This is an optimization exercise on Yosys and OpenROAD, whose aim is small area and few clock cycles per item, not a production implementation. RTL that was checked went through simulation tests only; none was proved equivalent to the original. The series may have gaps, and a smaller design here may also do less where the tests do not look. Only the layout flow was run in run 2; the RTL was not checked for function there.

**flow/config.mk**
```make
export PLATFORM = sky130hd
export DESIGN_NAME = fft_256_top
export DESIGN_NICKNAME = fft_256_top
export VERILOG_FILES = /design/flow/design.v
export SDC_FILE = /design/flow/constraint.sdc
export NUM_CORES = 8
export LEC_CHECK = 0
export CAP_MARGIN = 20
export CORE_MARGIN = 2
export CORE_UTILIZATION = 40
export SLEW_MARGIN = 20
export SYNTH_MEMORY_MAX_BITS = 131072
```
**flow/constraint.sdc**
```tcl
create_clock -name core_clock -period 14.0 [get_ports {clock}]
set_input_delay 2.8000 -clock core_clock [delete_from_list [all_inputs] [get_ports {clock}]]
set_output_delay 2.8000 -clock core_clock [all_outputs]
set_load 0.01 [all_outputs]
```
**flow/design.v**
```verilog
`timescale 1ns / 1ps
module twiddle_rom (
    input      [7:0]  index,
    output reg [15:0] w_real,
    output reg [15:0] w_imag
);
    always @(*) begin
        case (index)
            8'd0: begin w_real = 16'h7FFF; w_imag = 16'h0000; end
            8'd1: begin w_real = 16'h7FF6; w_imag = 16'hFCDC; end
            8'd2: begin w_real = 16'h7FD8; w_imag = 16'hF9B9; end
            8'd3: begin w_real = 16'h7FA7; w_imag = 16'hF696; end
            8'd4: begin w_real = 16'h7F62; w_imag = 16'hF375; end
            8'd5: begin w_real = 16'h7F09; w_imag = 16'hF055; end
            8'd6: begin w_real = 16'h7E9D; w_imag = 16'hED38; end
            8'd7: begin w_real = 16'h7E1D; w_imag = 16'hEA1E; end
            8'd8: begin w_real = 16'h7D8A; w_imag = 16'hE708; end
            8'd9: begin w_real = 16'h7CE3; w_imag = 16'hE3F5; end
            8'd10: begin w_real = 16'h7C29; w_imag = 16'hE0E7; end
            8'd11: begin w_real = 16'h7B5D; w_imag = 16'hDDDD; end
            8'd12: begin w_real = 16'h7A7D; w_imag = 16'hDAD8; end
            8'd13: begin w_real = 16'h798A; w_imag = 16'hD7DA; end
            8'd14: begin w_real = 16'h7884; w_imag = 16'hD4E1; end
            8'd15: begin w_real = 16'h776C; w_imag = 16'hD1EF; end
            8'd16: begin w_real = 16'h7641; w_imag = 16'hCF05; end
            8'd17: begin w_real = 16'h7504; w_imag = 16'hCC22; end
            8'd18: begin w_real = 16'h73B5; w_imag = 16'hC946; end
            8'd19: begin w_real = 16'h7255; w_imag = 16'hC674; end
            8'd20: begin w_real = 16'h70E2; w_imag = 16'hC3AA; end
            8'd21: begin w_real = 16'h6F5F; w_imag = 16'hC0E9; end
            8'd22: begin w_real = 16'h6DCA; w_imag = 16'hBE32; end
            8'd23: begin w_real = 16'h6C24; w_imag = 16'hBB86; end
            8'd24: begin w_real = 16'h6A6D; w_imag = 16'hB8E4; end
            8'd25: begin w_real = 16'h68A6; w_imag = 16'hB64C; end
            8'd26: begin w_real = 16'h66CF; w_imag = 16'hB3C1; end
            8'd27: begin w_real = 16'h64E8; w_imag = 16'hB141; end
            8'd28: begin w_real = 16'h62F2; w_imag = 16'hAECD; end
            8'd29: begin w_real = 16'h60EC; w_imag = 16'hAC65; end
            8'd30: begin w_real = 16'h5ED7; w_imag = 16'hAA0B; end
            8'd31: begin w_real = 16'h5CB4; w_imag = 16'hA7BE; end
            8'd32: begin w_real = 16'h5A82; w_imag = 16'hA57E; end
            8'd33: begin w_real = 16'h5842; w_imag = 16'hA34C; end
            8'd34: begin w_real = 16'h55F5; w_imag = 16'hA129; end
            8'd35: begin w_real = 16'h539B; w_imag = 16'h9F14; end
            8'd36: begin w_real = 16'h5133; w_imag = 16'h9D0E; end
            8'd37: begin w_real = 16'h4EBF; w_imag = 16'h9B18; end
            8'd38: begin w_real = 16'h4C3F; w_imag = 16'h9931; end
            8'd39: begin w_real = 16'h49B4; w_imag = 16'h975A; end
            8'd40: begin w_real = 16'h471C; w_imag = 16'h9593; end
            8'd41: begin w_real = 16'h447A; w_imag = 16'h93DC; end
            8'd42: begin w_real = 16'h41CE; w_imag = 16'h9236; end
            8'd43: begin w_real = 16'h3F17; w_imag = 16'h90A1; end
            8'd44: begin w_real = 16'h3C56; w_imag = 16'h8F1E; end
            8'd45: begin w_real = 16'h398C; w_imag = 16'h8DAB; end
            8'd46: begin w_real = 16'h36BA; w_imag = 16'h8C4B; end
            8'd47: begin w_real = 16'h33DE; w_imag = 16'h8AFC; end
            8'd48: begin w_real = 16'h30FB; w_imag = 16'h89BF; end
            8'd49: begin w_real = 16'h2E11; w_imag = 16'h8894; end
            8'd50: begin w_real = 16'h2B1F; w_imag = 16'h877C; end
            8'd51: begin w_real = 16'h2826; w_imag = 16'h8676; end
            8'd52: begin w_real = 16'h2528; w_imag = 16'h8583; end
            8'd53: begin w_real = 16'h2223; w_imag = 16'h84A3; end
            8'd54: begin w_real = 16'h1F19; w_imag = 16'h83D7; end
            8'd55: begin w_real = 16'h1C0B; w_imag = 16'h831D; end
            8'd56: begin w_real = 16'h18F8; w_imag = 16'h8276; end
            8'd57: begin w_real = 16'h15E2; w_imag = 16'h81E3; end
            8'd58: begin w_real = 16'h12C8; w_imag = 16'h8163; end
            8'd59: begin w_real = 16'h0FAB; w_imag = 16'h80F7; end
            8'd60: begin w_real = 16'h0C8B; w_imag = 16'h809E; end
            8'd61: begin w_real = 16'h096A; w_imag = 16'h8059; end
            8'd62: begin w_real = 16'h0647; w_imag = 16'h8028; end
            8'd63: begin w_real = 16'h0324; w_imag = 16'h800A; end
            8'd64: begin w_real = 16'h0000; w_imag = 16'h8000; end
            8'd65: begin w_real = 16'hFCDC; w_imag = 16'h800A; end
            8'd66: begin w_real = 16'hF9B9; w_imag = 16'h8028; end
            8'd67: begin w_real = 16'hF696; w_imag = 16'h8059; end
            8'd68: begin w_real = 16'hF375; w_imag = 16'h809E; end
            8'd69: begin w_real = 16'hF055; w_imag = 16'h80F7; end
            8'd70: begin w_real = 16'hED38; w_imag = 16'h8163; end
            8'd71: begin w_real = 16'hEA1E; w_imag = 16'h81E3; end
            8'd72: begin w_real = 16'hE708; w_imag = 16'h8276; end
            8'd73: begin w_real = 16'hE3F5; w_imag = 16'h831D; end
            8'd74: begin w_real = 16'hE0E7; w_imag = 16'h83D7; end
            8'd75: begin w_real = 16'hDDDD; w_imag = 16'h84A3; end
            8'd76: begin w_real = 16'hDAD8; w_imag = 16'h8583; end
            8'd77: begin w_real = 16'hD7DA; w_imag = 16'h8676; end
            8'd78: begin w_real = 16'hD4E1; w_imag = 16'h877C; end
            8'd79: begin w_real = 16'hD1EF; w_imag = 16'h8894; end
            8'd80: begin w_real = 16'hCF05; w_imag = 16'h89BF; end
            8'd81: begin w_real = 16'hCC22; w_imag = 16'h8AFC; end
            8'd82: begin w_real = 16'hC946; w_imag = 16'h8C4B; end
            8'd83: begin w_real = 16'hC674; w_imag = 16'h8DAB; end
            8'd84: begin w_real = 16'hC3AA; w_imag = 16'h8F1E; end
            8'd85: begin w_real = 16'hC0E9; w_imag = 16'h90A1; end
            8'd86: begin w_real = 16'hBE32; w_imag = 16'h9236; end
            8'd87: begin w_real = 16'hBB86; w_imag = 16'h93DC; end
            8'd88: begin w_real = 16'hB8E4; w_imag = 16'h9593; end
            8'd89: begin w_real = 16'hB64C; w_imag = 16'h975A; end
            8'd90: begin w_real = 16'hB3C1; w_imag = 16'h9931; end
            8'd91: begin w_real = 16'hB141; w_imag = 16'h9B18; end
            8'd92: begin w_real = 16'hAECD; w_imag = 16'h9D0E; end
            8'd93: begin w_real = 16'hAC65; w_imag = 16'h9F14; end
            8'd94: begin w_real = 16'hAA0B; w_imag = 16'hA129; end
            8'd95: begin w_real = 16'hA7BE; w_imag = 16'hA34C; end
            8'd96: begin w_real = 16'hA57E; w_imag = 16'hA57E; end
            8'd97: begin w_real = 16'hA34C; w_imag = 16'hA7BE; end
            8'd98: begin w_real = 16'hA129; w_imag = 16'hAA0B; end
            8'd99: begin w_real = 16'h9F14; w_imag = 16'hAC65; end
            8'd100: begin w_real = 16'h9D0E; w_imag = 16'hAECD; end
            8'd101: begin w_real = 16'h9B18; w_imag = 16'hB141; end
            8'd102: begin w_real = 16'h9931; w_imag = 16'hB3C1; end
            8'd103: begin w_real = 16'h975A; w_imag = 16'hB64C; end
            8'd104: begin w_real = 16'h9593; w_imag = 16'hB8E4; end
            8'd105: begin w_real = 16'h93DC; w_imag = 16'hBB86; end
            8'd106: begin w_real = 16'h9236; w_imag = 16'hBE32; end
            8'd107: begin w_real = 16'h90A1; w_imag = 16'hC0E9; end
            8'd108: begin w_real = 16'h8F1E; w_imag = 16'hC3AA; end
            8'd109: begin w_real = 16'h8DAB; w_imag = 16'hC674; end
            8'd110: begin w_real = 16'h8C4B; w_imag = 16'hC946; end
            8'd111: begin w_real = 16'h8AFC; w_imag = 16'hCC22; end
            8'd112: begin w_real = 16'h89BF; w_imag = 16'hCF05; end
            8'd113: begin w_real = 16'h8894; w_imag = 16'hD1EF; end
            8'd114: begin w_real = 16'h877C; w_imag = 16'hD4E1; end
            8'd115: begin w_real = 16'h8676; w_imag = 16'hD7DA; end
            8'd116: begin w_real = 16'h8583; w_imag = 16'hDAD8; end
            8'd117: begin w_real = 16'h84A3; w_imag = 16'hDDDD; end
            8'd118: begin w_real = 16'h83D7; w_imag = 16'hE0E7; end
            8'd119: begin w_real = 16'h831D; w_imag = 16'hE3F5; end
            8'd120: begin w_real = 16'h8276; w_imag = 16'hE708; end
            8'd121: begin w_real = 16'h81E3; w_imag = 16'hEA1E; end
            8'd122: begin w_real = 16'h8163; w_imag = 16'hED38; end
            8'd123: begin w_real = 16'h80F7; w_imag = 16'hF055; end
            8'd124: begin w_real = 16'h809E; w_imag = 16'hF375; end
            8'd125: begin w_real = 16'h8059; w_imag = 16'hF696; end
            8'd126: begin w_real = 16'h8028; w_imag = 16'hF9B9; end
            8'd127: begin w_real = 16'h800A; w_imag = 16'hFCDC; end
            8'd128: begin w_real = 16'h8000; w_imag = 16'h0000; end
            8'd129: begin w_real = 16'h800A; w_imag = 16'h0324; end
            8'd130: begin w_real = 16'h8028; w_imag = 16'h0647; end
            8'd131: begin w_real = 16'h8059; w_imag = 16'h096A; end
            8'd132: begin w_real = 16'h809E; w_imag = 16'h0C8B; end
            8'd133: begin w_real = 16'h80F7; w_imag = 16'h0FAB; end
            8'd134: begin w_real = 16'h8163; w_imag = 16'h12C8; end
            8'd135: begin w_real = 16'h81E3; w_imag = 16'h15E2; end
            8'd136: begin w_real = 16'h8276; w_imag = 16'h18F8; end
            8'd137: begin w_real = 16'h831D; w_imag = 16'h1C0B; end
            8'd138: begin w_real = 16'h83D7; w_imag = 16'h1F19; end
            8'd139: begin w_real = 16'h84A3; w_imag = 16'h2223; end
            8'd140: begin w_real = 16'h8583; w_imag = 16'h2528; end
            8'd141: begin w_real = 16'h8676; w_imag = 16'h2826; end
            8'd142: begin w_real = 16'h877C; w_imag = 16'h2B1F; end
            8'd143: begin w_real = 16'h8894; w_imag = 16'h2E11; end
            8'd144: begin w_real = 16'h89BF; w_imag = 16'h30FB; end
            8'd145: begin w_real = 16'h8AFC; w_imag = 16'h33DE; end
            8'd146: begin w_real = 16'h8C4B; w_imag = 16'h36BA; end
            8'd147: begin w_real = 16'h8DAB; w_imag = 16'h398C; end
            8'd148: begin w_real = 16'h8F1E; w_imag = 16'h3C56; end
            8'd149: begin w_real = 16'h90A1; w_imag = 16'h3F17; end
            8'd150: begin w_real = 16'h9236; w_imag = 16'h41CE; end
            8'd151: begin w_real = 16'h93DC; w_imag = 16'h447A; end
            8'd152: begin w_real = 16'h9593; w_imag = 16'h471C; end
            8'd153: begin w_real = 16'h975A; w_imag = 16'h49B4; end
            8'd154: begin w_real = 16'h9931; w_imag = 16'h4C3F; end
            8'd155: begin w_real = 16'h9B18; w_imag = 16'h4EBF; end
            8'd156: begin w_real = 16'h9D0E; w_imag = 16'h5133; end
            8'd157: begin w_real = 16'h9F14; w_imag = 16'h539B; end
            8'd158: begin w_real = 16'hA129; w_imag = 16'h55F5; end
            8'd159: begin w_real = 16'hA34C; w_imag = 16'h5842; end
            8'd160: begin w_real = 16'hA57E; w_imag = 16'h5A82; end
            8'd161: begin w_real = 16'hA7BE; w_imag = 16'h5CB4; end
            8'd162: begin w_real = 16'hAA0B; w_imag = 16'h5ED7; end
            8'd163: begin w_real = 16'hAC65; w_imag = 16'h60EC; end
            8'd164: begin w_real = 16'hAECD; w_imag = 16'h62F2; end
            8'd165: begin w_real = 16'hB141; w_imag = 16'h64E8; end
            8'd166: begin w_real = 16'hB3C1; w_imag = 16'h66CF; end
            8'd167: begin w_real = 16'hB64C; w_imag = 16'h68A6; end
            8'd168: begin w_real = 16'hB8E4; w_imag = 16'h6A6D; end
            8'd169: begin w_real = 16'hBB86; w_imag = 16'h6C24; end
            8'd170: begin w_real = 16'hBE32; w_imag = 16'h6DCA; end
            8'd171: begin w_real = 16'hC0E9; w_imag = 16'h6F5F; end
            8'd172: begin w_real = 16'hC3AA; w_imag = 16'h70E2; end
            8'd173: begin w_real = 16'hC674; w_imag = 16'h7255; end
            8'd174: begin w_real = 16'hC946; w_imag = 16'h73B5; end
            8'd175: begin w_real = 16'hCC22; w_imag = 16'h7504; end
            8'd176: begin w_real = 16'hCF05; w_imag = 16'h7641; end
            8'd177: begin w_real = 16'hD1EF; w_imag = 16'h776C; end
            8'd178: begin w_real = 16'hD4E1; w_imag = 16'h7884; end
            8'd179: begin w_real = 16'hD7DA; w_imag = 16'h798A; end
            8'd180: begin w_real = 16'hDAD8; w_imag = 16'h7A7D; end
            8'd181: begin w_real = 16'hDDDD; w_imag = 16'h7B5D; end
            8'd182: begin w_real = 16'hE0E7; w_imag = 16'h7C29; end
            8'd183: begin w_real = 16'hE3F5; w_imag = 16'h7CE3; end
            8'd184: begin w_real = 16'hE708; w_imag = 16'h7D8A; end
            8'd185: begin w_real = 16'hEA1E; w_imag = 16'h7E1D; end
            8'd186: begin w_real = 16'hED38; w_imag = 16'h7E9D; end
            8'd187: begin w_real = 16'hF055; w_imag = 16'h7F09; end
            8'd188: begin w_real = 16'hF375; w_imag = 16'h7F62; end
            8'd189: begin w_real = 16'hF696; w_imag = 16'h7FA7; end
            8'd190: begin w_real = 16'hF9B9; w_imag = 16'h7FD8; end
            8'd191: begin w_real = 16'hFCDC; w_imag = 16'h7FF6; end
            8'd192: begin w_real = 16'h0000; w_imag = 16'h7FFF; end
            8'd193: begin w_real = 16'h0324; w_imag = 16'h7FF6; end
            8'd194: begin w_real = 16'h0647; w_imag = 16'h7FD8; end
            8'd195: begin w_real = 16'h096A; w_imag = 16'h7FA7; end
            8'd196: begin w_real = 16'h0C8B; w_imag = 16'h7F62; end
            8'd197: begin w_real = 16'h0FAB; w_imag = 16'h7F09; end
            8'd198: begin w_real = 16'h12C8; w_imag = 16'h7E9D; end
            8'd199: begin w_real = 16'h15E2; w_imag = 16'h7E1D; end
            8'd200: begin w_real = 16'h18F8; w_imag = 16'h7D8A; end
            8'd201: begin w_real = 16'h1C0B; w_imag = 16'h7CE3; end
            8'd202: begin w_real = 16'h1F19; w_imag = 16'h7C29; end
            8'd203: begin w_real = 16'h2223; w_imag = 16'h7B5D; end
            8'd204: begin w_real = 16'h2528; w_imag = 16'h7A7D; end
            8'd205: begin w_real = 16'h2826; w_imag = 16'h798A; end
            8'd206: begin w_real = 16'h2B1F; w_imag = 16'h7884; end
            8'd207: begin w_real = 16'h2E11; w_imag = 16'h776C; end
            8'd208: begin w_real = 16'h30FB; w_imag = 16'h7641; end
            8'd209: begin w_real = 16'h33DE; w_imag = 16'h7504; end
            8'd210: begin w_real = 16'h36BA; w_imag = 16'h73B5; end
            8'd211: begin w_real = 16'h398C; w_imag = 16'h7255; end
            8'd212: begin w_real = 16'h3C56; w_imag = 16'h70E2; end
            8'd213: begin w_real = 16'h3F17; w_imag = 16'h6F5F; end
            8'd214: begin w_real = 16'h41CE; w_imag = 16'h6DCA; end
            8'd215: begin w_real = 16'h447A; w_imag = 16'h6C24; end
            8'd216: begin w_real = 16'h471C; w_imag = 16'h6A6D; end
            8'd217: begin w_real = 16'h49B4; w_imag = 16'h68A6; end
            8'd218: begin w_real = 16'h4C3F; w_imag = 16'h66CF; end
            8'd219: begin w_real = 16'h4EBF; w_imag = 16'h64E8; end
            8'd220: begin w_real = 16'h5133; w_imag = 16'h62F2; end
            8'd221: begin w_real = 16'h539B; w_imag = 16'h60EC; end
            8'd222: begin w_real = 16'h55F5; w_imag = 16'h5ED7; end
            8'd223: begin w_real = 16'h5842; w_imag = 16'h5CB4; end
            8'd224: begin w_real = 16'h5A82; w_imag = 16'h5A82; end
            8'd225: begin w_real = 16'h5CB4; w_imag = 16'h5842; end
            8'd226: begin w_real = 16'h5ED7; w_imag = 16'h55F5; end
            8'd227: begin w_real = 16'h60EC; w_imag = 16'h539B; end
            8'd228: begin w_real = 16'h62F2; w_imag = 16'h5133; end
            8'd229: begin w_real = 16'h64E8; w_imag = 16'h4EBF; end
            8'd230: begin w_real = 16'h66CF; w_imag = 16'h4C3F; end
            8'd231: begin w_real = 16'h68A6; w_imag = 16'h49B4; end
            8'd232: begin w_real = 16'h6A6D; w_imag = 16'h471C; end
            8'd233: begin w_real = 16'h6C24; w_imag = 16'h447A; end
            8'd234: begin w_real = 16'h6DCA; w_imag = 16'h41CE; end
            8'd235: begin w_real = 16'h6F5F; w_imag = 16'h3F17; end
            8'd236: begin w_real = 16'h70E2; w_imag = 16'h3C56; end
            8'd237: begin w_real = 16'h7255; w_imag = 16'h398C; end
            8'd238: begin w_real = 16'h73B5; w_imag = 16'h36BA; end
            8'd239: begin w_real = 16'h7504; w_imag = 16'h33DE; end
            8'd240: begin w_real = 16'h7641; w_imag = 16'h30FB; end
            8'd241: begin w_real = 16'h776C; w_imag = 16'h2E11; end
            8'd242: begin w_real = 16'h7884; w_imag = 16'h2B1F; end
            8'd243: begin w_real = 16'h798A; w_imag = 16'h2826; end
            8'd244: begin w_real = 16'h7A7D; w_imag = 16'h2528; end
            8'd245: begin w_real = 16'h7B5D; w_imag = 16'h2223; end
            8'd246: begin w_real = 16'h7C29; w_imag = 16'h1F19; end
            8'd247: begin w_real = 16'h7CE3; w_imag = 16'h1C0B; end
            8'd248: begin w_real = 16'h7D8A; w_imag = 16'h18F8; end
            8'd249: begin w_real = 16'h7E1D; w_imag = 16'h15E2; end
            8'd250: begin w_real = 16'h7E9D; w_imag = 16'h12C8; end
            8'd251: begin w_real = 16'h7F09; w_imag = 16'h0FAB; end
            8'd252: begin w_real = 16'h7F62; w_imag = 16'h0C8B; end
            8'd253: begin w_real = 16'h7FA7; w_imag = 16'h096A; end
            8'd254: begin w_real = 16'h7FD8; w_imag = 16'h0647; end
            8'd255: begin w_real = 16'h7FF6; w_imag = 16'h0324; end
        endcase
    end
endmodule
`timescale 1ns/1ps
module butterfly #(
    parameter   WIDTH = 32
)(
    input signed [WIDTH-1:0] ar, ai, br, bi,
    input signed [WIDTH/2-1:0] wr, wi,
    output signed [WIDTH-1:0] out1r, out1i, out2r, out2i
);
    wire signed [2*WIDTH-1:0] mr = br * wr - bi * wi;
    wire signed [2*WIDTH-1:0] mi = br * wi + bi * wr;
    assign out1r = ar + mr[WIDTH/2 + WIDTH-2 : WIDTH/2-1];
    assign out1i = ai + mi[WIDTH/2 + WIDTH-2 : WIDTH/2-1];
    assign out2r = ar - mr[WIDTH/2 + WIDTH-2 : WIDTH/2-1];
    assign out2i = ai - mi[WIDTH/2 + WIDTH-2 : WIDTH/2-1];
endmodule
module DelayBuffer #(
    parameter   DEPTH = 32,
    parameter   WIDTH = 32
)(
    input               clock,  
    input   [WIDTH-1:0] input_real,  
    input   [WIDTH-1:0] input_imag,  
    output  [WIDTH-1:0] out_real, 
    output  [WIDTH-1:0] out_imag   
);
reg [WIDTH-1:0] buf_re[0:DEPTH-1];
reg [WIDTH-1:0] buf_im[0:DEPTH-1];
integer n;
always @(posedge clock) begin
    for (n = DEPTH-1; n > 0; n = n - 1) begin
        buf_re[n] <= buf_re[n-1];
        buf_im[n] <= buf_im[n-1];
    end
    buf_re[0] <= input_real;
    buf_im[0] <= input_imag; 
end
assign  out_real = buf_re[DEPTH-1];
assign  out_imag = buf_im[DEPTH-1];
endmodule
module SdfUnit2 #(
    parameter   WIDTH = 32,  
    parameter   STAGE_NUM = 1,    
    parameter   N = 16  
)(
    input                   clock,   
    input                   reset,   
    input                   input_en,   
    input       [WIDTH-1:0] input_real,   
    input       [WIDTH-1:0] input_imag,   
    output  reg             output_en,   
    output  reg [WIDTH-1:0] output_real,   
    output  reg [WIDTH-1:0] output_imag    
);
localparam M = (1 << STAGE_NUM)/2;  
wire [$clog2(N)-1:0] twiddle_index;
reg [STAGE_NUM-1:0] butterfly_en;
reg [STAGE_NUM-1:0] flush_count;
wire [WIDTH-1:0] x0_re, x0_im, y0_re, y0_im;
wire [WIDTH-1:0] x1_re, x1_im, y1_re, y1_im;
wire [WIDTH-1:0] delay_in_real, delay_in_imag, delay_out_real, delay_out_imag;
wire [WIDTH-1:0] output_real_reg, output_imag_reg;
wire [WIDTH/2 - 1:0] w_real, w_imag;
reg start_out;
twiddle_rom rom0 (.index(twiddle_index), .w_real(w_real), .w_imag(w_imag));
always @(posedge clock or posedge reset) begin
    if (reset) begin
        butterfly_en <= 1'b0;
        flush_count <= 1'b0;
    end else begin
        if(input_en) begin
            butterfly_en <= butterfly_en + 1'b1;
            flush_count <= M;
        end else begin
            butterfly_en <=  1'b0;
            if (flush_count == 0) begin
                flush_count <= 0;
            end else begin
                flush_count <= flush_count - 1'b1;
            end
        end
    end
end
assign twiddle_index = (STAGE_NUM == 1) ? 3'b0 : (butterfly_en[STAGE_NUM-2:0] * (N/(2 * M)));
assign x0_re = delay_out_real;  
assign x0_im = delay_out_imag;  
assign x1_re = input_real;  
assign x1_im = input_imag;  
butterfly #(
    .WIDTH(WIDTH)
) b0 (
    .ar(x0_re), .ai(x0_im),
    .br(x1_re), .bi(x1_im),
    .wr(w_real), .wi(w_imag),
    .out1r(y0_re), .out1i(y0_im),
    .out2r(y1_re), .out2i(y1_im)
);
DelayBuffer #(
    .DEPTH(M),
    .WIDTH(WIDTH)
) db0 (
    .clock(clock),
    .input_real(delay_in_real),
    .input_imag(delay_in_imag),
    .out_real(delay_out_real),
    .out_imag(delay_out_imag)
);
assign delay_in_real = (butterfly_en[STAGE_NUM-1] == 1'b1) ? y1_re : input_real;
assign delay_in_imag = (butterfly_en[STAGE_NUM-1] == 1'b1) ? y1_im : input_imag;
assign output_real_reg = (butterfly_en[STAGE_NUM-1] == 1'b1) ? y0_re : delay_out_real;
assign output_imag_reg = (butterfly_en[STAGE_NUM-1] == 1'b1) ? y0_im : delay_out_imag;
always @(posedge clock or posedge reset) begin
    if (reset) begin
        output_en <= 1'b0;
        start_out <= 1'b0;
    end else begin
        if(input_en && (butterfly_en[STAGE_NUM-1] == 1'b1)) begin
            output_en <= 1'b1;
            start_out <= 1'b1;
        end else if(!input_en && flush_count > 0) begin
            output_en <= 1'b1;
            start_out <= 1'b0;
        end else if (input_en && start_out) begin
            output_en <= 1'b1;
            start_out <= 1'b1;
        end else begin
            output_en <= 1'b0;
            start_out <= 1'b0;
        end
    end
end
always @(posedge clock or posedge reset) begin
    if (reset) begin
        output_real <= {WIDTH{1'b0}};
        output_imag <= {WIDTH{1'b0}};
    end else begin
        output_real <= output_real_reg;
        output_imag <= output_imag_reg;
    end
end
endmodule
module fft_256_top #(
    parameter WIDTH = 32,
    parameter N = 256
)(
    input                   clock,
    input                   reset,
    input                   input_en,
    input       [WIDTH-1:0] input_real,
    input       [WIDTH-1:0] input_imag,
    output                  output_en,
    output      [WIDTH-1:0] output_real,
    output      [WIDTH-1:0] output_imag
);
wire stage1_output_en;
wire [WIDTH-1:0] stage1_output_real;
wire [WIDTH-1:0] stage1_output_imag;
wire stage2_output_en;
wire [WIDTH-1:0] stage2_output_real;
wire [WIDTH-1:0] stage2_output_imag;
wire stage3_output_en;
wire [WIDTH-1:0] stage3_output_real;
wire [WIDTH-1:0] stage3_output_imag;
wire stage4_output_en;
wire [WIDTH-1:0] stage4_output_real;
wire [WIDTH-1:0] stage4_output_imag;
wire stage5_output_en;
wire [WIDTH-1:0] stage5_output_real;
wire [WIDTH-1:0] stage5_output_imag;
wire stage6_output_en;
wire [WIDTH-1:0] stage6_output_real;
wire [WIDTH-1:0] stage6_output_imag;
wire stage7_output_en;
wire [WIDTH-1:0] stage7_output_real;
wire [WIDTH-1:0] stage7_output_imag;
SdfUnit2 #(
    .WIDTH(WIDTH),
    .STAGE_NUM(1),
    .N(N)
) stage1 (
    .clock(clock),
    .reset(reset),
    .input_en(input_en),
    .input_real(input_real),
    .input_imag(input_imag),
    .output_en(stage1_output_en),
    .output_real(stage1_output_real),
    .output_imag(stage1_output_imag)
);
SdfUnit2 #(
    .WIDTH(WIDTH),
    .STAGE_NUM(2),
    .N(N)
) stage2 (
    .clock(clock),
    .reset(reset),
    .input_en(stage1_output_en),
    .input_real(stage1_output_real),
    .input_imag(stage1_output_imag),
    .output_en(stage2_output_en),
    .output_real(stage2_output_real),
    .output_imag(stage2_output_imag)
);
SdfUnit2 #(
    .WIDTH(WIDTH),
    .STAGE_NUM(3),
    .N(N)
) stage3 (
    .clock(clock),
    .reset(reset),
    .input_en(stage2_output_en),
    .input_real(stage2_output_real),
    .input_imag(stage2_output_imag),
    .output_en(stage3_output_en),
    .output_real(stage3_output_real),
    .output_imag(stage3_output_imag)
);
SdfUnit2 #(
    .WIDTH(WIDTH),
    .STAGE_NUM(4),
    .N(N)
) stage4 (
    .clock(clock),
    .reset(reset),
    .input_en(stage3_output_en),
    .input_real(stage3_output_real),
    .input_imag(stage3_output_imag),
    .output_en(stage4_output_en),
    .output_real(stage4_output_real),
    .output_imag(stage4_output_imag)
);
SdfUnit2 #(
    .WIDTH(WIDTH),
    .STAGE_NUM(5),
    .N(N)
) stage5 (
    .clock(clock),
    .reset(reset),
    .input_en(stage4_output_en),
    .input_real(stage4_output_real),
    .input_imag(stage4_output_imag),
    .output_en(stage5_output_en),
    .output_real(stage5_output_real),
    .output_imag(stage5_output_imag)
);
SdfUnit2 #(
    .WIDTH(WIDTH),
    .STAGE_NUM(6),
    .N(N)
) stage6 (
    .clock(clock),
    .reset(reset),
    .input_en(stage5_output_en),
    .input_real(stage5_output_real),
    .input_imag(stage5_output_imag),
    .output_en(stage6_output_en),
    .output_real(stage6_output_real),
    .output_imag(stage6_output_imag)
);
SdfUnit2 #(
    .WIDTH(WIDTH),
    .STAGE_NUM(7),
    .N(N)
) stage7 (
    .clock(clock),
    .reset(reset),
    .input_en(stage6_output_en),
    .input_real(stage6_output_real),
    .input_imag(stage6_output_imag),
    .output_en(stage7_output_en),
    .output_real(stage7_output_real),
    .output_imag(stage7_output_imag)
);
SdfUnit2 #(
    .WIDTH(WIDTH),
    .STAGE_NUM(8),
    .N(N)
) stage8 (
    .clock(clock),
    .reset(reset),
    .input_en(stage7_output_en),
    .input_real(stage7_output_real),
    .input_imag(stage7_output_imag),
    .output_en(output_en),
    .output_real(output_real),
    .output_imag(output_imag)
);
endmodule
```
**flow/run.sh**
```bash
#!/bin/bash
# synth_recipe.tcl (not shown) runs the flow's synth.tcl, then flattens the netlist and writes it again
# the make line also repeats each setting of config.mk as NAME=value (left out here)
make -C /OpenROAD-flow-scripts/flow DESIGN_CONFIG=/design/flow/config.mk WORK_HOME=/design/flow/orfs CLKGATE_MAP_FILE= SYNTH_SCRIPT=/design/flow/synth_recipe.tcl finish
```
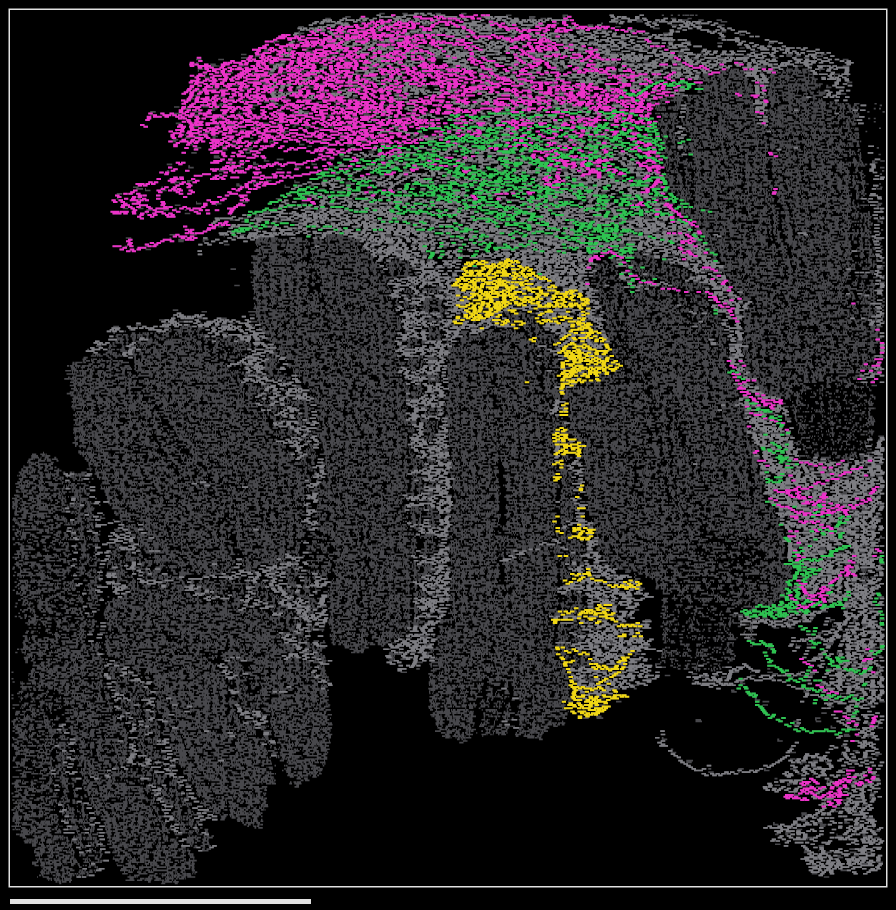
Run 1: sequential cells grouped by signal name
Scale bar: 500 µm. Other sequential cells in the stronger gray, the rest of the logic in the fainter gray.
Magenta shows `stage8.db0.buf_im`, sequential cells 4096. Green shows `stage7.db0.buf_im`, sequential cells 2048. Yellow shows `stage6.db0.buf_re`, sequential cells 1024.
Another 9752 sequential cells are not colored.

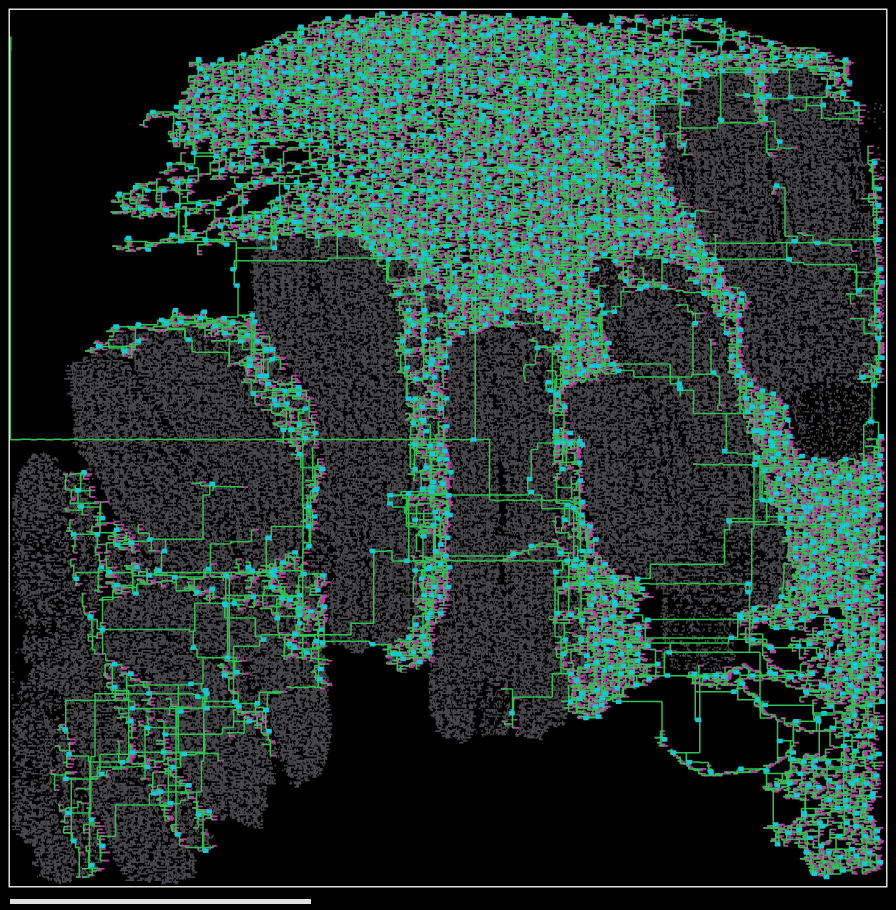
Run 1: clock distribution
Scale bar: 500 µm.
Green shows clock wires, length 180 mm. Magenta shows flip-flops, count 16920. Cyan shows clock drivers, count 1580.
There are 1581 routed clock nets.

==> impl_metrics.yaml, run 1 <==
synthesis:
  ys_top_cells_by_area: "sky130_fd_sc_hd__dfxtp_1, sky130_fd_sc_hd__fa_1, sky130_fd_sc_hd__inv_1"
  most_instantiated_flip_flop_cell_in_the_synthesis_netlist: "sky130_fd_sc_hd__dfxtp_1"
  netlist_instances: 72550
  synth.distinct_cells: 103
  post_synth_xor_area_fraction: 0.01970
  list_of_most_frequent_post_synthesis_cells: "sky130_fd_sc_hd__dfxtp_1, sky130_fd_sc_hd__inv_1, sky130_fd_sc_hd__fa_1"
  yosysWarnings: 33
  synth_compound_gate_area_share: 0.02919
  post_synth_edffs: 0
  ys_ff_latch: 16920
  post_synth_mux_area_share: 0.007298
  synth_top_family_by_area: "adder cells"
  synth.cell_area_um2: 841400
  ffs_w_async_s_r_synth: 0.03546
  post-synth-top-area-cell: "sky130_fd_sc_hd__dfxtp_1"
  synth_largest_type_area_fraction: 0.3883
  synth_simple_gate_area_share: 0.07589
  synth-adder-area-share: 0.3823
  synth_seq_area_share: 0.4061
  yosys.cell_count.top_type: "sky130_fd_sc_hd__dfxtp_1"
  post_synth.cell_area_avg_um2: 11.60
worst_setup_path:
  timing.setup.critical_path_class: "reg -> reg"
  endpoint: "stage5.db0.buf_re[0][29]"
  reg2reg_depth: 48
  critical-path-top-cell-by-count: "sky130_fd_sc_hd__fa_1"
  r2r_start: "stage5.butterfly_en[2]"
  critical_path_buf_inv_count: 12
  critPathSlowestCell: "sky130_fd_sc_hd__dfrtp_2"
  critical_path.max_stage_delay_ns: 1.02
  worstPathArrival_ns: 14.81
  timing.critical_path.required_ns: 15.27
  worstSetupStartpoint: "stage5.butterfly_en[2]"
  critical_path_peak_fanout: 56
  critical_path.endpoint_type: "flip-flop"
  rrSetupSlack_ns: 0.46
  worstSetupPathDepth: 48
  reg2reg_to: "stage5.db0.buf_re[0][29]"
  cp_delay_by_family_top: "adder cells"
  cp-start-kind: "flip-flop"
sta:
  relSlewSlack: 0.1870
  max_clock_freq_ghz: 0.07384
  final.period_utilization: 0.9674
  setup-tns-final_ns: 0
  timing_worst_slew_pin_value_ns: 1.207
  finalWorstSetupSlack_ns: 0.4567
  maxSlewViolCount: 0
  final.setup_skew_ns: 0.1533
  timing.hold.ws_ns: 0.1947
  final.min_clock_period_ns: 13.54
  setup_viol_count_final: 0
  timing_hold_violations_final: 0
layout:
  seq_area_um2: 341900
  layout_commonest_cell: "sky130_fd_sc_hd__dfxtp_1"
  num_antenna_cells: 234
  layout-drive-gt1-share: 0.08455
  layout.nonclk_buf_frac: 0.02418
  area.growth.synth_to_final_pct: 12.49
  finalCoreUtilization: 0.4512
  sh_seq_area: 0.3612
  final_cell_mix: "sky130_fd_sc_hd__dfxtp_1, sky130_fd_sc_hd__inv_1, sky130_fd_sc_hd__fa_1"
  multi_input_area_share: 0.4592
  final_nets: 92380
  non_clock_buffer_count: 2868
  largest_registers_in_the_final_layout: "stage8.db0.buf_im x4096, stage8.db0.buf_re x4096"
  total_area_of_multi_input_combinational_cells_um2: 434700
  stdcell_count: 104100
  inv_count: 15330
  n_fill_cell: 193600
  final_design_area_no_fill_um2: 946600
  clockBufferCount: 2243
  layout.sequential_cells: 16920
  multiInputCombCellCount: 37830
  top_area_cell_class: "multi-input gates"
  clock_cell_area_share: 0.05692
hold_path:
  worstHoldEndpoint: "stage7.db0.buf_re[39][30]"
  hp-class: "reg -> reg"
  worstHoldStart: "stage7.db0.buf_re[38][30]"
  whs_path_depth: 0
cts:
  clock_sink_count: 16920
  clk_latency_ns: 1.38
  cts-buffers-inserted: 1580
  cts_tree: "built"
  htreeDepth: 7
  post_cts_buffers: 0
  cts.hold.buffers_added: 0
  cts.reportedPaths.clkPinSlew_ns: 0.06
  clockBufferDepth: 6
  clock-root-buffer: "sky130_fd_sc_hd__clkbuf_16"
  post_cts_resize_count: 8
floorplanning:
  die_h_um: 1454
  die_w_um: 1454
  floorplan.die_area_um2: 2115000
  boundaryPins: 132
  starting_density_of_the_core: 0.4010
  placeableCoreArea_um2: 2098000
  nWellTaps: 28040
  placement_rows: 532
placement:
  pre_cts_ws_ns: -0.5157
  placedCellCount: 101000
  dp_hpwl_um: 1633000
  gp_congestion: 0.9217
  post_dp_cell_area_um2: 891500
  io_buffer_count: 131
routing:
  dr_wl_met3_um: 112500
  drt_wl_total_um: 2066000
  detail-route-antenna-nets: 0
  wirelength_met1_um: 861600
  drc: 0
  first_iter_violations: 25820
  drtPass1Iterations: 6
  highest-signal-layer: "met5"
  route.vias.total: 477100
  routed_wire_length_per_instance_um: 19.85
  via_per_inst: 4.584
  met2_wirelength_um: 988100
grt:
  track_usage: 0.1972
  overflow: 0
  grt_pass1_wl_um: 3176000
  global_route.usage.met3: 0.03084
  grt_antenna_before_repair: 196
  gr-usage-met2: 0.3355
  grt_start_max_net_pins: 122
  use_met1: 0.2500
  via_count_of_the_first_global_routing_pass: 522900
  gr-max-usage-layer: "met2"
flow_run:
  cap_viol_max_count: 0
run_status:
  run_status: "complete, no violations"
Testbench counts for the RTL of run 1, summed over its fixed seeds: cycles 18,480, frames 64.
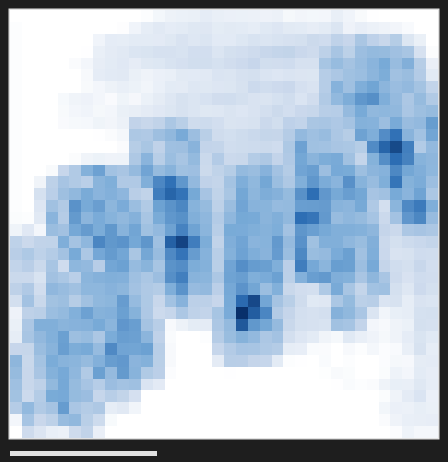
Run 1: wire density map
Scale bar: 500 µm. The die is cut into 36 by 36 equal tiles; white is low, dark blue is high, scaled to the fullest tile. Values are wire area over tile area, all layers added.
The fullest tile reaches 0.61. 19% of the tiles are nearly empty. The mean over all tiles is 0.16. The emptiest ninth of the die: top left. 12% of the tiles are over half the peak.

==> run 2: too many edits to list; what changed since run 1 <==
flow/design.v: 554 -> 10394 lines; modules unchanged: 0
  TwiddleDigits2: new, 16 lines
  TwiddleDigits3: new, 20 lines
  TwiddleDigits4: new, 28 lines
  TwiddleDigits5: new, 44 lines
  TwiddleDigits6: new, 76 lines
  TwiddleDigits7: new, 140 lines
  FA: new, 10 lines
  HA: new, 9 lines
  DelayBuffer: edited, 24 -> 24 lines
  SdfStage0: new, 587 lines
  SdfStage1: new, 625 lines
  SdfStage2: new, 1240 lines
  SdfStage3: new, 1392 lines
  SdfStage4: new, 1531 lines
  SdfStage5: new, 1531 lines
  SdfStage6: new, 1531 lines
  SdfStage7: new, 1531 lines
  fft_256_top: edited, 147 -> 59 lines
  removed: twiddle_rom, butterfly, SdfUnit2
==> module fft_256_top as of run 2 <==
module fft_256_top (
    input         clock,
    input         reset,
    input         input_en,
    input  [31:0] input_real,
    input  [31:0] input_imag,
    output        output_en,
    output [31:0] output_real,
    output [31:0] output_imag
);
    wire        s0_en;
    wire [31:0] s0_re, s0_im;
    wire        s1_en;
    wire [31:0] s1_re, s1_im;
    wire        s2_en;
    wire [31:0] s2_re, s2_im;
    wire        s3_en;
    wire [31:0] s3_re, s3_im;
    wire        s4_en;
    wire [31:0] s4_re, s4_im;
    wire        s5_en;
    wire [31:0] s5_re, s5_im;
    wire        s6_en;
    wire [31:0] s6_re, s6_im;
    wire        s7_en;
    wire [31:0] s7_re, s7_im;
    wire        s8_en;
    wire [31:0] s8_re, s8_im;
    assign s0_en = input_en;
    assign s0_re = input_real;
    assign s0_im = input_imag;
    SdfStage0 stage1 (.clock(clock), .reset(reset),
        .input_en(s0_en), .input_real(s0_re), .input_imag(s0_im),
        .output_en(s1_en), .output_real(s1_re), .output_imag(s1_im));
    SdfStage1 stage2 (.clock(clock), .reset(reset),
        .input_en(s1_en), .input_real(s1_re), .input_imag(s1_im),
        .output_en(s2_en), .output_real(s2_re), .output_imag(s2_im));
    SdfStage2 stage3 (.clock(clock), .reset(reset),
        .input_en(s2_en), .input_real(s2_re), .input_imag(s2_im),
        .output_en(s3_en), .output_real(s3_re), .output_imag(s3_im));
    SdfStage3 stage4 (.clock(clock), .reset(reset),
        .input_en(s3_en), .input_real(s3_re), .input_imag(s3_im),
        .output_en(s4_en), .output_real(s4_re), .output_imag(s4_im));
    SdfStage4 stage5 (.clock(clock), .reset(reset),
        .input_en(s4_en), .input_real(s4_re), .input_imag(s4_im),
        .output_en(s5_en), .output_real(s5_re), .output_imag(s5_im));
    SdfStage5 stage6 (.clock(clock), .reset(reset),
        .input_en(s5_en), .input_real(s5_re), .input_imag(s5_im),
        .output_en(s6_en), .output_real(s6_re), .output_imag(s6_im));
    SdfStage6 stage7 (.clock(clock), .reset(reset),
        .input_en(s6_en), .input_real(s6_re), .input_imag(s6_im),
        .output_en(s7_en), .output_real(s7_re), .output_imag(s7_im));
    SdfStage7 stage8 (.clock(clock), .reset(reset),
        .input_en(s7_en), .input_real(s7_re), .input_imag(s7_im),
        .output_en(s8_en), .output_real(s8_re), .output_imag(s8_im));
    assign output_en = s8_en;
    assign output_real = s8_re;
    assign output_imag = s8_im;
endmodule
==> module TwiddleDigits3 as of run 2 <==
module TwiddleDigits3 (
    input             en,
    input      [2:0] p,
    output reg [33:0] d
);
    always @(*) begin
        case (p)
            3'd0: d = 34'h40005;
            3'd1: d = 34'h154943621;
            3'd2: d = 34'h2ba62adc2;
            3'd3: d = 34'h22953411d;
            3'd4: d = 34'h200000000;
            3'd5: d = 34'h2295a4509;
            3'd6: d = 34'h2ba6b8946;
            3'd7: d = 34'h1549c12a5;
            default: d = 34'h0;
        endcase
        if (!en) d = 34'h0;
    end
endmodule
==> module TwiddleDigits5 as of run 2 <==
module TwiddleDigits5 (
    input             en,
    input      [4:0] p,
    output reg [46:0] d
);
    always @(*) begin
        case (p)
            5'd0: d = 47'h400005;
            5'd1: d = 47'h148d49400d82;
            5'd2: d = 47'h175010406c12;
            5'd3: d = 47'h1ad1b042dc29;
            5'd4: d = 47'h245009436201;
            5'd5: d = 47'h208b6e541182;
            5'd6: d = 47'h23118856dd69;
            5'd7: d = 47'h345a6928d142;
            5'd8: d = 47'h3894062adc02;
            5'd9: d = 47'h3a904624134d;
            5'd10: d = 47'h44944d2150a8;
            5'd11: d = 47'h44508622824a;
            5'd12: d = 47'h412a0534102d;
            5'd13: d = 47'h40940d089090;
            5'd14: d = 47'h402436051030;
            5'd15: d = 47'h40048606846d;
            5'd16: d = 47'h400000000000;
            5'd17: d = 47'h400486148d49;
            5'd18: d = 47'h402436175010;
            5'd19: d = 47'h40940d1ad1b0;
            5'd20: d = 47'h412a05a45009;
            5'd21: d = 47'h445086a08b6e;
            5'd22: d = 47'h44944da31188;
            5'd23: d = 47'h3a9046b45a69;
            5'd24: d = 47'h389406b89406;
            5'd25: d = 47'h345a69ba9046;
            5'd26: d = 47'h231188c4944d;
            5'd27: d = 47'h208b6ec45086;
            5'd28: d = 47'h245009c12a05;
            5'd29: d = 47'h1ad1b0c0940d;
            5'd30: d = 47'h175010c02436;
            5'd31: d = 47'h148d49c00486;
            default: d = 47'h0;
        endcase
        if (!en) d = 47'h0;
    end
endmodule
==> module DelayBuffer as of run 2 <==
module DelayBuffer #(
    parameter   DEPTH = 32,
    parameter   WIDTH = 32
)(
    input               clock,
    input   [WIDTH-1:0] input_real,
    input   [WIDTH-1:0] input_imag,
    output  [WIDTH-1:0] out_real,
    output  [WIDTH-1:0] out_imag
);
reg [WIDTH-1:0] buf_re[0:DEPTH-1];
reg [WIDTH-1:0] buf_im[0:DEPTH-1];
integer n;
always @(posedge clock) begin
    for (n = DEPTH-1; n > 0; n = n - 1) begin
        buf_re[n] <= buf_re[n-1];
        buf_im[n] <= buf_im[n-1];
    end
    buf_re[0] <= input_real;
    buf_im[0] <= input_imag;
end
assign  out_real = buf_re[DEPTH-1];
assign  out_imag = buf_im[DEPTH-1];
endmodule
==> module FA as of run 2 <==
module FA (
    input  a,
    input  b,
    input  c,
    output s,
    output co
);
    assign s  = a ^ b ^ c;
    assign co = (a & b) | (a & c) | (b & c);
endmodule
==> module TwiddleDigits7 as of run 2 <==
module TwiddleDigits7 (
    input             en,
    input      [6:0] p,
    output reg [46:0] d
);
    always @(*) begin
        case (p)
            7'd0: d = 47'h400005;
            7'd1: d = 47'h291a8400036;
            7'd2: d = 47'h2ea314001b0;
            7'd3: d = 47'h35c4a400b75;
            7'd4: d = 47'h148d49400d82;
            7'd5: d = 47'h140249405011;
            7'd6: d = 47'h169230405ba9;
            7'd7: d = 47'h16e0864060a9;
            7'd8: d = 47'h175010406c12;
            7'd9: d = 47'h18814942918d;
            7'd10: d = 47'h181175428091;
            7'd11: d = 47'h1861a9428da9;
            7'd12: d = 47'h1ad1b042dc29;
            7'd13: d = 47'h1b01ae431412;
            7'd14: d = 47'h249181430408;
            7'd15: d = 47'h242145430d68;
            7'd16: d = 47'h245009436201;
            7'd17: d = 47'h268082549008;
            7'd18: d = 47'h21120a548b49;
            7'd19: d = 47'h215d48542249;
            7'd20: d = 47'h208b6e541182;
            7'd21: d = 47'h201171540d85;
            7'd22: d = 47'h206342546a12;
            7'd23: d = 47'h228c0a568088;
            7'd24: d = 47'h23118856dd69;
            7'd25: d = 47'h23626857048a;
            7'd26: d = 47'h348a01575a45;
            7'd27: d = 47'h341201289170;
            7'd28: d = 47'h345a6928d142;
            7'd29: d = 47'h368289281168;
            7'd30: d = 47'h36e06d2851b5;
            7'd31: d = 47'h370a062a9b48;
            7'd32: d = 47'h3894062adc02;
            7'd33: d = 47'h38d268250202;
            7'd34: d = 47'h38109124a149;
            7'd35: d = 47'h385048248bad;
            7'd36: d = 47'h3a904624134d;
            7'd37: d = 47'h3ad050245a05;
            7'd38: d = 47'h451341268205;
            7'd39: d = 47'h450dae212b48;
            7'd40: d = 47'h44944d2150a8;
            7'd41: d = 47'h4481a820842e;
            7'd42: d = 47'h442236202a46;
            7'd43: d = 47'h440481205055;
            7'd44: d = 47'h44508622824a;
            7'd45: d = 47'h446b6d231468;
            7'd46: d = 47'h46826d235a2e;
            7'd47: d = 47'h46d028348186;
            7'd48: d = 47'h412a0534102d;
            7'd49: d = 47'h410448346041;
            7'd50: d = 47'h410c2836d085;
            7'd51: d = 47'h415c3609008a;
            7'd52: d = 47'h40940d089090;
            7'd53: d = 47'h40848d08208d;
            7'd54: d = 47'h4081b5085051;
            7'd55: d = 47'h40d0a90a806d;
            7'd56: d = 47'h402436051030;
            7'd57: d = 47'h40218d04a182;
            7'd58: d = 47'h40128d04da10;
            7'd59: d = 47'h401035040b6d;
            7'd60: d = 47'h40048606846d;
            7'd61: d = 47'h40025101156e;
            7'd62: d = 47'h40009000a215;
            7'd63: d = 47'h40001200d088;
            7'd64: d = 47'h400000000000;
            7'd65: d = 47'h4000120291a8;
            7'd66: d = 47'h40009002ea31;
            7'd67: d = 47'h400251035c4a;
            7'd68: d = 47'h400486148d49;
            7'd69: d = 47'h401035140249;
            7'd70: d = 47'h40128d169230;
            7'd71: d = 47'h40218d16e086;
            7'd72: d = 47'h402436175010;
            7'd73: d = 47'h40d0a9188149;
            7'd74: d = 47'h4081b5181175;
            7'd75: d = 47'h40848d1861a9;
            7'd76: d = 47'h40940d1ad1b0;
            7'd77: d = 47'h415c361b01ae;
            7'd78: d = 47'h410c28a49181;
            7'd79: d = 47'h410448a42145;
            7'd80: d = 47'h412a05a45009;
            7'd81: d = 47'h46d028a68082;
            7'd82: d = 47'h46826da1120a;
            7'd83: d = 47'h446b6da15d48;
            7'd84: d = 47'h445086a08b6e;
            7'd85: d = 47'h440481a01171;
            7'd86: d = 47'h442236a06342;
            7'd87: d = 47'h4481a8a28c0a;
            7'd88: d = 47'h44944da31188;
            7'd89: d = 47'h450daea36268;
            7'd90: d = 47'h451341b48a01;
            7'd91: d = 47'h3ad050b41201;
            7'd92: d = 47'h3a9046b45a69;
            7'd93: d = 47'h385048b68289;
            7'd94: d = 47'h381091b6e06d;
            7'd95: d = 47'h38d268b70a06;
            7'd96: d = 47'h389406b89406;
            7'd97: d = 47'h370a06b8d268;
            7'd98: d = 47'h36e06db81091;
            7'd99: d = 47'h368289b85048;
            7'd100: d = 47'h345a69ba9046;
            7'd101: d = 47'h341201bad050;
            7'd102: d = 47'h348a01c51341;
            7'd103: d = 47'h236268c50dae;
            7'd104: d = 47'h231188c4944d;
            7'd105: d = 47'h228c0ac481a8;
            7'd106: d = 47'h206342c42236;
            7'd107: d = 47'h201171c40481;
            7'd108: d = 47'h208b6ec45086;
            7'd109: d = 47'h215d48c46b6d;
            7'd110: d = 47'h21120ac6826d;
            7'd111: d = 47'h268082c6d028;
            7'd112: d = 47'h245009c12a05;
            7'd113: d = 47'h242145c10448;
            7'd114: d = 47'h249181c10c28;
            7'd115: d = 47'h1b01aec15c36;
            7'd116: d = 47'h1ad1b0c0940d;
            7'd117: d = 47'h1861a9c0848d;
            7'd118: d = 47'h181175c081b5;
            7'd119: d = 47'h188149c0d0a9;
            7'd120: d = 47'h175010c02436;
            7'd121: d = 47'h16e086c0218d;
            7'd122: d = 47'h169230c0128d;
            7'd123: d = 47'h140249c01035;
            7'd124: d = 47'h148d49c00486;
            7'd125: d = 47'h35c4ac00251;
            7'd126: d = 47'h2ea31c00090;
            7'd127: d = 47'h291a8c00012;
            default: d = 47'h0;
        endcase
        if (!en) d = 47'h0;
    end
endmodule
==> module HA as of run 2 <==
module HA (
    input  a,
    input  b,
    output s,
    output co
);
    assign s  = a ^ b;
    assign co = a & b;
endmodule
==> module TwiddleDigits2 as of run 2 <==
module TwiddleDigits2 (
    input             en,
    input      [1:0] p,
    output reg [18:0] d
);
    always @(*) begin
        case (p)
            2'd0: d = 19'h805;
            2'd1: d = 19'h7e75a;
            2'd2: d = 19'h40000;
            2'd3: d = 19'h7faae;
            default: d = 19'h0;
        endcase
        if (!en) d = 19'h0;
    end
endmodule
==> module TwiddleDigits6 as of run 2 <==
module TwiddleDigits6 (
    input             en,
    input      [5:0] p,
    output reg [46:0] d
);
    always @(*) begin
        case (p)
            6'd0: d = 47'h400005;
            6'd1: d = 47'h2ea314001b0;
            6'd2: d = 47'h148d49400d82;
            6'd3: d = 47'h169230405ba9;
            6'd4: d = 47'h175010406c12;
            6'd5: d = 47'h181175428091;
            6'd6: d = 47'h1ad1b042dc29;
            6'd7: d = 47'h249181430408;
            6'd8: d = 47'h245009436201;
            6'd9: d = 47'h21120a548b49;
            6'd10: d = 47'h208b6e541182;
            6'd11: d = 47'h206342546a12;
            6'd12: d = 47'h23118856dd69;
            6'd13: d = 47'h348a01575a45;
            6'd14: d = 47'h345a6928d142;
            6'd15: d = 47'h36e06d2851b5;
            6'd16: d = 47'h3894062adc02;
            6'd17: d = 47'h38109124a149;
            6'd18: d = 47'h3a904624134d;
            6'd19: d = 47'h451341268205;
            6'd20: d = 47'h44944d2150a8;
            6'd21: d = 47'h442236202a46;
            6'd22: d = 47'h44508622824a;
            6'd23: d = 47'h46826d235a2e;
            6'd24: d = 47'h412a0534102d;
            6'd25: d = 47'h410c2836d085;
            6'd26: d = 47'h40940d089090;
            6'd27: d = 47'h4081b5085051;
            6'd28: d = 47'h402436051030;
            6'd29: d = 47'h40128d04da10;
            6'd30: d = 47'h40048606846d;
            6'd31: d = 47'h40009000a215;
            6'd32: d = 47'h400000000000;
            6'd33: d = 47'h40009002ea31;
            6'd34: d = 47'h400486148d49;
            6'd35: d = 47'h40128d169230;
            6'd36: d = 47'h402436175010;
            6'd37: d = 47'h4081b5181175;
            6'd38: d = 47'h40940d1ad1b0;
            6'd39: d = 47'h410c28a49181;
            6'd40: d = 47'h412a05a45009;
            6'd41: d = 47'h46826da1120a;
            6'd42: d = 47'h445086a08b6e;
            6'd43: d = 47'h442236a06342;
            6'd44: d = 47'h44944da31188;
            6'd45: d = 47'h451341b48a01;
            6'd46: d = 47'h3a9046b45a69;
            6'd47: d = 47'h381091b6e06d;
            6'd48: d = 47'h389406b89406;
            6'd49: d = 47'h36e06db81091;
            6'd50: d = 47'h345a69ba9046;
            6'd51: d = 47'h348a01c51341;
            6'd52: d = 47'h231188c4944d;
            6'd53: d = 47'h206342c42236;
            6'd54: d = 47'h208b6ec45086;
            6'd55: d = 47'h21120ac6826d;
            6'd56: d = 47'h245009c12a05;
            6'd57: d = 47'h249181c10c28;
            6'd58: d = 47'h1ad1b0c0940d;
            6'd59: d = 47'h181175c081b5;
            6'd60: d = 47'h175010c02436;
            6'd61: d = 47'h169230c0128d;
            6'd62: d = 47'h148d49c00486;
            6'd63: d = 47'h2ea31c00090;
            default: d = 47'h0;
        endcase
        if (!en) d = 47'h0;
    end
endmodule
==> module TwiddleDigits4 as of run 2 <==
module TwiddleDigits4 (
    input             en,
    input      [3:0] p,
    output reg [43:0] d
);
    always @(*) begin
        case (p)
            4'd0: d = 44'h400005;
            4'd1: d = 44'h3d410406c12;
            4'd2: d = 44'h51409436201;
            4'd3: d = 44'h4c4c856dd69;
            4'd4: d = 44'h7da062adc02;
            4'd5: d = 44'h95a2d2150a8;
            4'd6: d = 44'h8490534102d;
            4'd7: d = 44'h836b6051030;
            4'd8: d = 44'h80000000000;
            4'd9: d = 44'h836b6175010;
            4'd10: d = 44'h84905a45009;
            4'd11: d = 44'h95a2da31188;
            4'd12: d = 44'h7da06b89406;
            4'd13: d = 44'h4c4c8c4944d;
            4'd14: d = 44'h51409c12a05;
            4'd15: d = 44'h3d410c02436;
            default: d = 44'h0;
        endcase
        if (!en) d = 44'h0;
    end
endmodule
--- a/flow/config.mk
+++ b/flow/config.mk
@@ -8,5 +8,7 @@
 export CAP_MARGIN = 20
 export CORE_MARGIN = 2
-export CORE_UTILIZATION = 40
+export CORE_UTILIZATION = 55
 export SLEW_MARGIN = 20
+export SYNTH_HIERARCHICAL = 1
 export SYNTH_MEMORY_MAX_BITS = 131072
+export SYNTH_MINIMUM_KEEP_SIZE = 0
==> impl_metrics.yaml, run 2 <==
synthesis:
  list_of_most_frequent_post_synthesis_cells: "sky130_fd_sc_hd__dfxtp_1, sky130_fd_sc_hd__fa_1, sky130_fd_sc_hd__a22oi_1"
  post_synth_mux_area_share: 0.01881
  synth_largest_type_area_fraction: 0.5506
  synth.cell_area_um2: 620900
  synth_compound_gate_area_share: 0.07238
  ffs_w_async_s_r_synth: 0.005127
  netlist_instances: 43570
  most_instantiated_flip_flop_cell_in_the_synthesis_netlist: "sky130_fd_sc_hd__dfxtp_1"
  synth_seq_area_share: 0.5541
  ys_top_cells_by_area: "sky130_fd_sc_hd__dfxtp_1, sky130_fd_sc_hd__fa_1, sky130_fd_sc_hd__xnor2_1"
  post_synth.cell_area_avg_um2: 14.25
  post_synth_edffs: 0
  synth_top_family_by_area: "adder cells"
  post-synth-top-area-cell: "sky130_fd_sc_hd__dfxtp_1"
  yosysWarnings: 38
  ys_ff_latch: 17170
  synth-adder-area-share: 0.2423
sta:
  maxSlewViolCount: 0
  rsz0062_at_grt: "false"
  timing_worst_slew_pin_value_ns: 1.289
  final.period_utilization: 0.8328
  final.min_clock_period_ns: 11.66
  timing_hold_violations_final: 0
  finalWorstSetupSlack_ns: 2.340
  max_clock_freq_ghz: 0.08577
  setup-tns-final_ns: 0
  final.setup_skew_ns: 0.1861
  relSlewSlack: 0.1405
  setup_viol_count_final: 0
  timing.hold.ws_ns: 0.1800
layout:
  area.growth.synth_to_final_pct: 11.14
  layout.nonclk_buf_frac: 0.01435
  seq_area_um2: 344700
  n_fill_cell: 84850
  total_area_of_multi_input_combinational_cells_um2: 259400
  multi_input_area_share: 0.3759
  finalCoreUtilization: 0.6125
  clockBufferCount: 2239
  layout_commonest_cell: "sky130_fd_sc_hd__dfxtp_1"
  layout.sequential_cells: 17170
  clock_cell_area_share: 0.07668
  final_cell_mix: "sky130_fd_sc_hd__dfxtp_1, sky130_fd_sc_hd__fa_1, sky130_fd_sc_hd__a22oi_1"
  inv_count: 931
  num_antenna_cells: 400
  largest_registers_in_the_final_layout: "stage8.db0.buf_im x4064, stage8.db0.buf_re x4064"
  final_design_area_no_fill_um2: 690100
  top_area_cell_class: "sequential cells"
  layout-drive-gt1-share: 0.1118
grt:
  grt_start_max_net_pins: 88
  global_route.usage.met3: 0.1311
  overflow: 0
  grt_pass1_wl_um: 2585000
  gr-max-usage-layer: "met1"
  via_count_of_the_first_global_routing_pass: 361800
  grt_antenna_before_repair: 284
  track_usage: 0.3148
cts:
  clock-root-buffer: "sky130_fd_sc_hd__clkbuf_16"
  clk_latency_ns: 1.33
  post_cts_resize_count: 0
  htreeDepth: 7
  cts-buffers-inserted: 1589
  cts.hold.buffers_added: 0
  clockBufferDepth: 6
  post_cts_buffers: 0
  cts_tree: "built"
  clock_sink_count: 17170
  cts.reportedPaths.clkPinSlew_ns: 0.06
worst_setup_path:
  critical_path.max_stage_delay_ns: 0.63
  critical_path_buf_inv_count: 1
  r2r_start: "stage8.bfd"
  cp-start-kind: "flip-flop"
  cp_delay_by_family_top: "adder cells"
  critPathSlowestCell: "sky130_fd_sc_hd__fa_1"
  worstSetupStartpoint: "stage8.bfd"
  reg2reg_depth: 26
  rrSetupSlack_ns: 2.34
  worstSetupPathDepth: 26
  timing.critical_path.required_ns: 15.15
  timing.setup.critical_path_class: "reg -> reg"
  reg2reg_to: "stage8.db0.buf_im[0][28]"
  critical_path.endpoint_type: "flip-flop"
  critical-path-top-cell-by-count: "sky130_fd_sc_hd__fa_1"
routing:
  highest-signal-layer: "met5"
  routed_wire_length_per_instance_um: 30.51
  detail-route-antenna-nets: 0
  drtPass1Iterations: 7
  drc: 0
  route.vias.total: 344400
  met2_wirelength_um: 721800
  wirelength_met1_um: 759300
placement:
  pre_cts_ws_ns: 2.231
  placedCellCount: 56300
  dp_hpwl_um: 1196000
  post_dp_cell_area_um2: 636100
hold_path:
  whs_path_depth: 0
  worstHoldEndpoint: "stage7.db0.buf_im[49][28]"
  hp-class: "reg -> reg"
  worstHoldStart: "stage7.db0.buf_im[48][28]"
floorplanning:
  die_h_um: 1067
  die_w_um: 1067
  nWellTaps: 14900
  floorplan.die_area_um2: 1137000
  boundaryPins: 132
  placement_rows: 390
  starting_density_of_the_core: 0.5511
flow_run:
  cap_viol_max_count: 0
run_status:
  run_status: "complete, no violations"
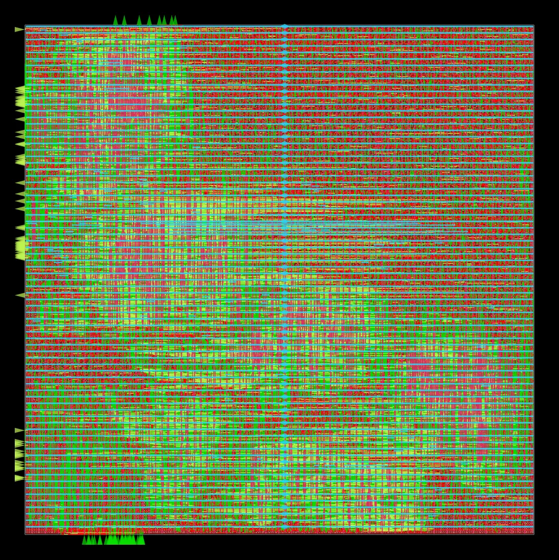
Run 2: final layout
count of placed standard cells in the final layout, fillers left out: 59510
Detailed Route WL: 1816000 µm

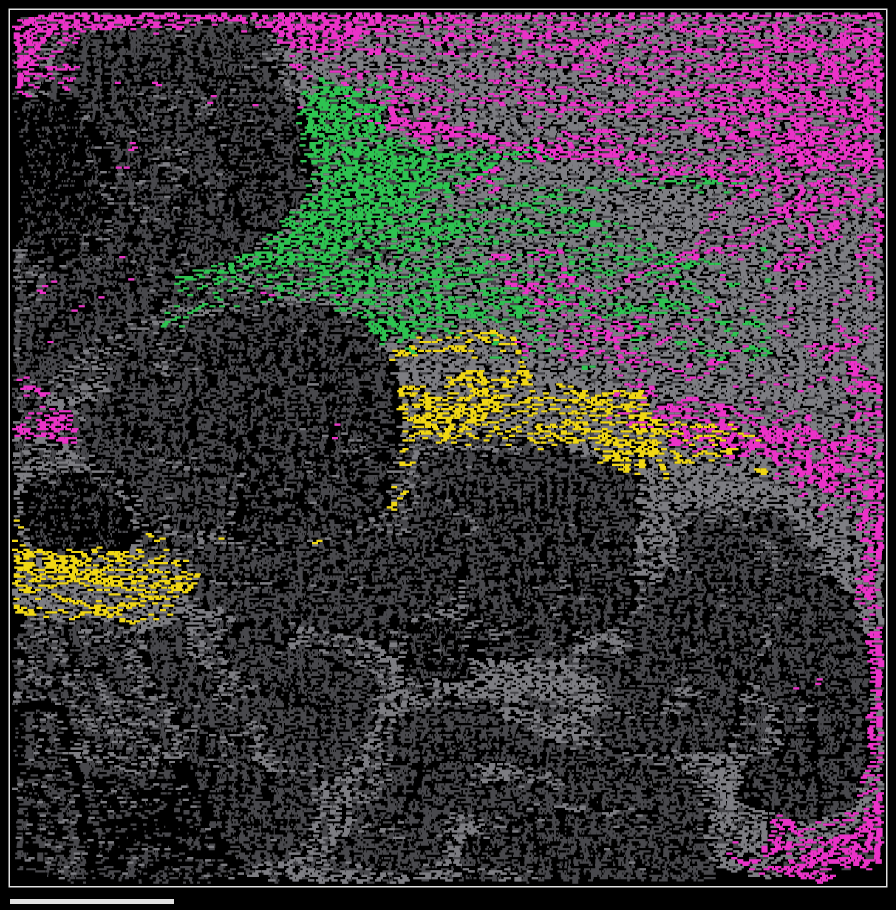
Run 2: sequential cells grouped by signal name
Scale bar: 200 µm. Other sequential cells in the stronger gray, the rest of the logic in the fainter gray.
Yellow shows `stage6.db0.buf_re`, sequential cells 992, where a horizontal strip, middle. Magenta shows `stage8.db0.buf_im`, sequential cells 4064. Green shows `stage7.db0.buf_im`, sequential cells 2016.
Another 10093 sequential cells are not colored.

separate check: timing with driven ports:
How much do the figures lean on ideal ports? The routed layouts below were timed once more, with nothing changed but the port constraints. Step 1 (the two cells are an assumption about what drives the block):
set clk [get_ports {clock}]
set_driving_cell -lib_cell sky130_fd_sc_hd__clkbuf_16 $clk
set_driving_cell -lib_cell sky130_fd_sc_hd__buf_2 [delete_from_list [all_inputs] $clk]
Step 2 adds t to the input delays and takes it off the output delays; t is the mean of the earliest and latest rising clock arrival at the registers after step 1. Input paths then give back, and output paths get back, about the clock's delay inside the block. Three values: ideal, step 1, step 2; two values: the first two.
run | t, ns | setup WS [ns] | worst setup path after step 2 | slew at the worst register clock pin (ns) | pins driven straight from the clock port
run 1 | 1.540 | 0.457 / 0.457 / 0.378 | input to register | 0.08 / 0.08 | 1
run 2 | 1.407 | 2.340 / 2.340 / 2.278 | input to register | 0.08 / 0.08 | 1
After both steps every run listed still meets setup and hold. The setup slack of run 1, which loses most, moves by 0.000 ns with the drivers and by -0.079 ns with both steps.
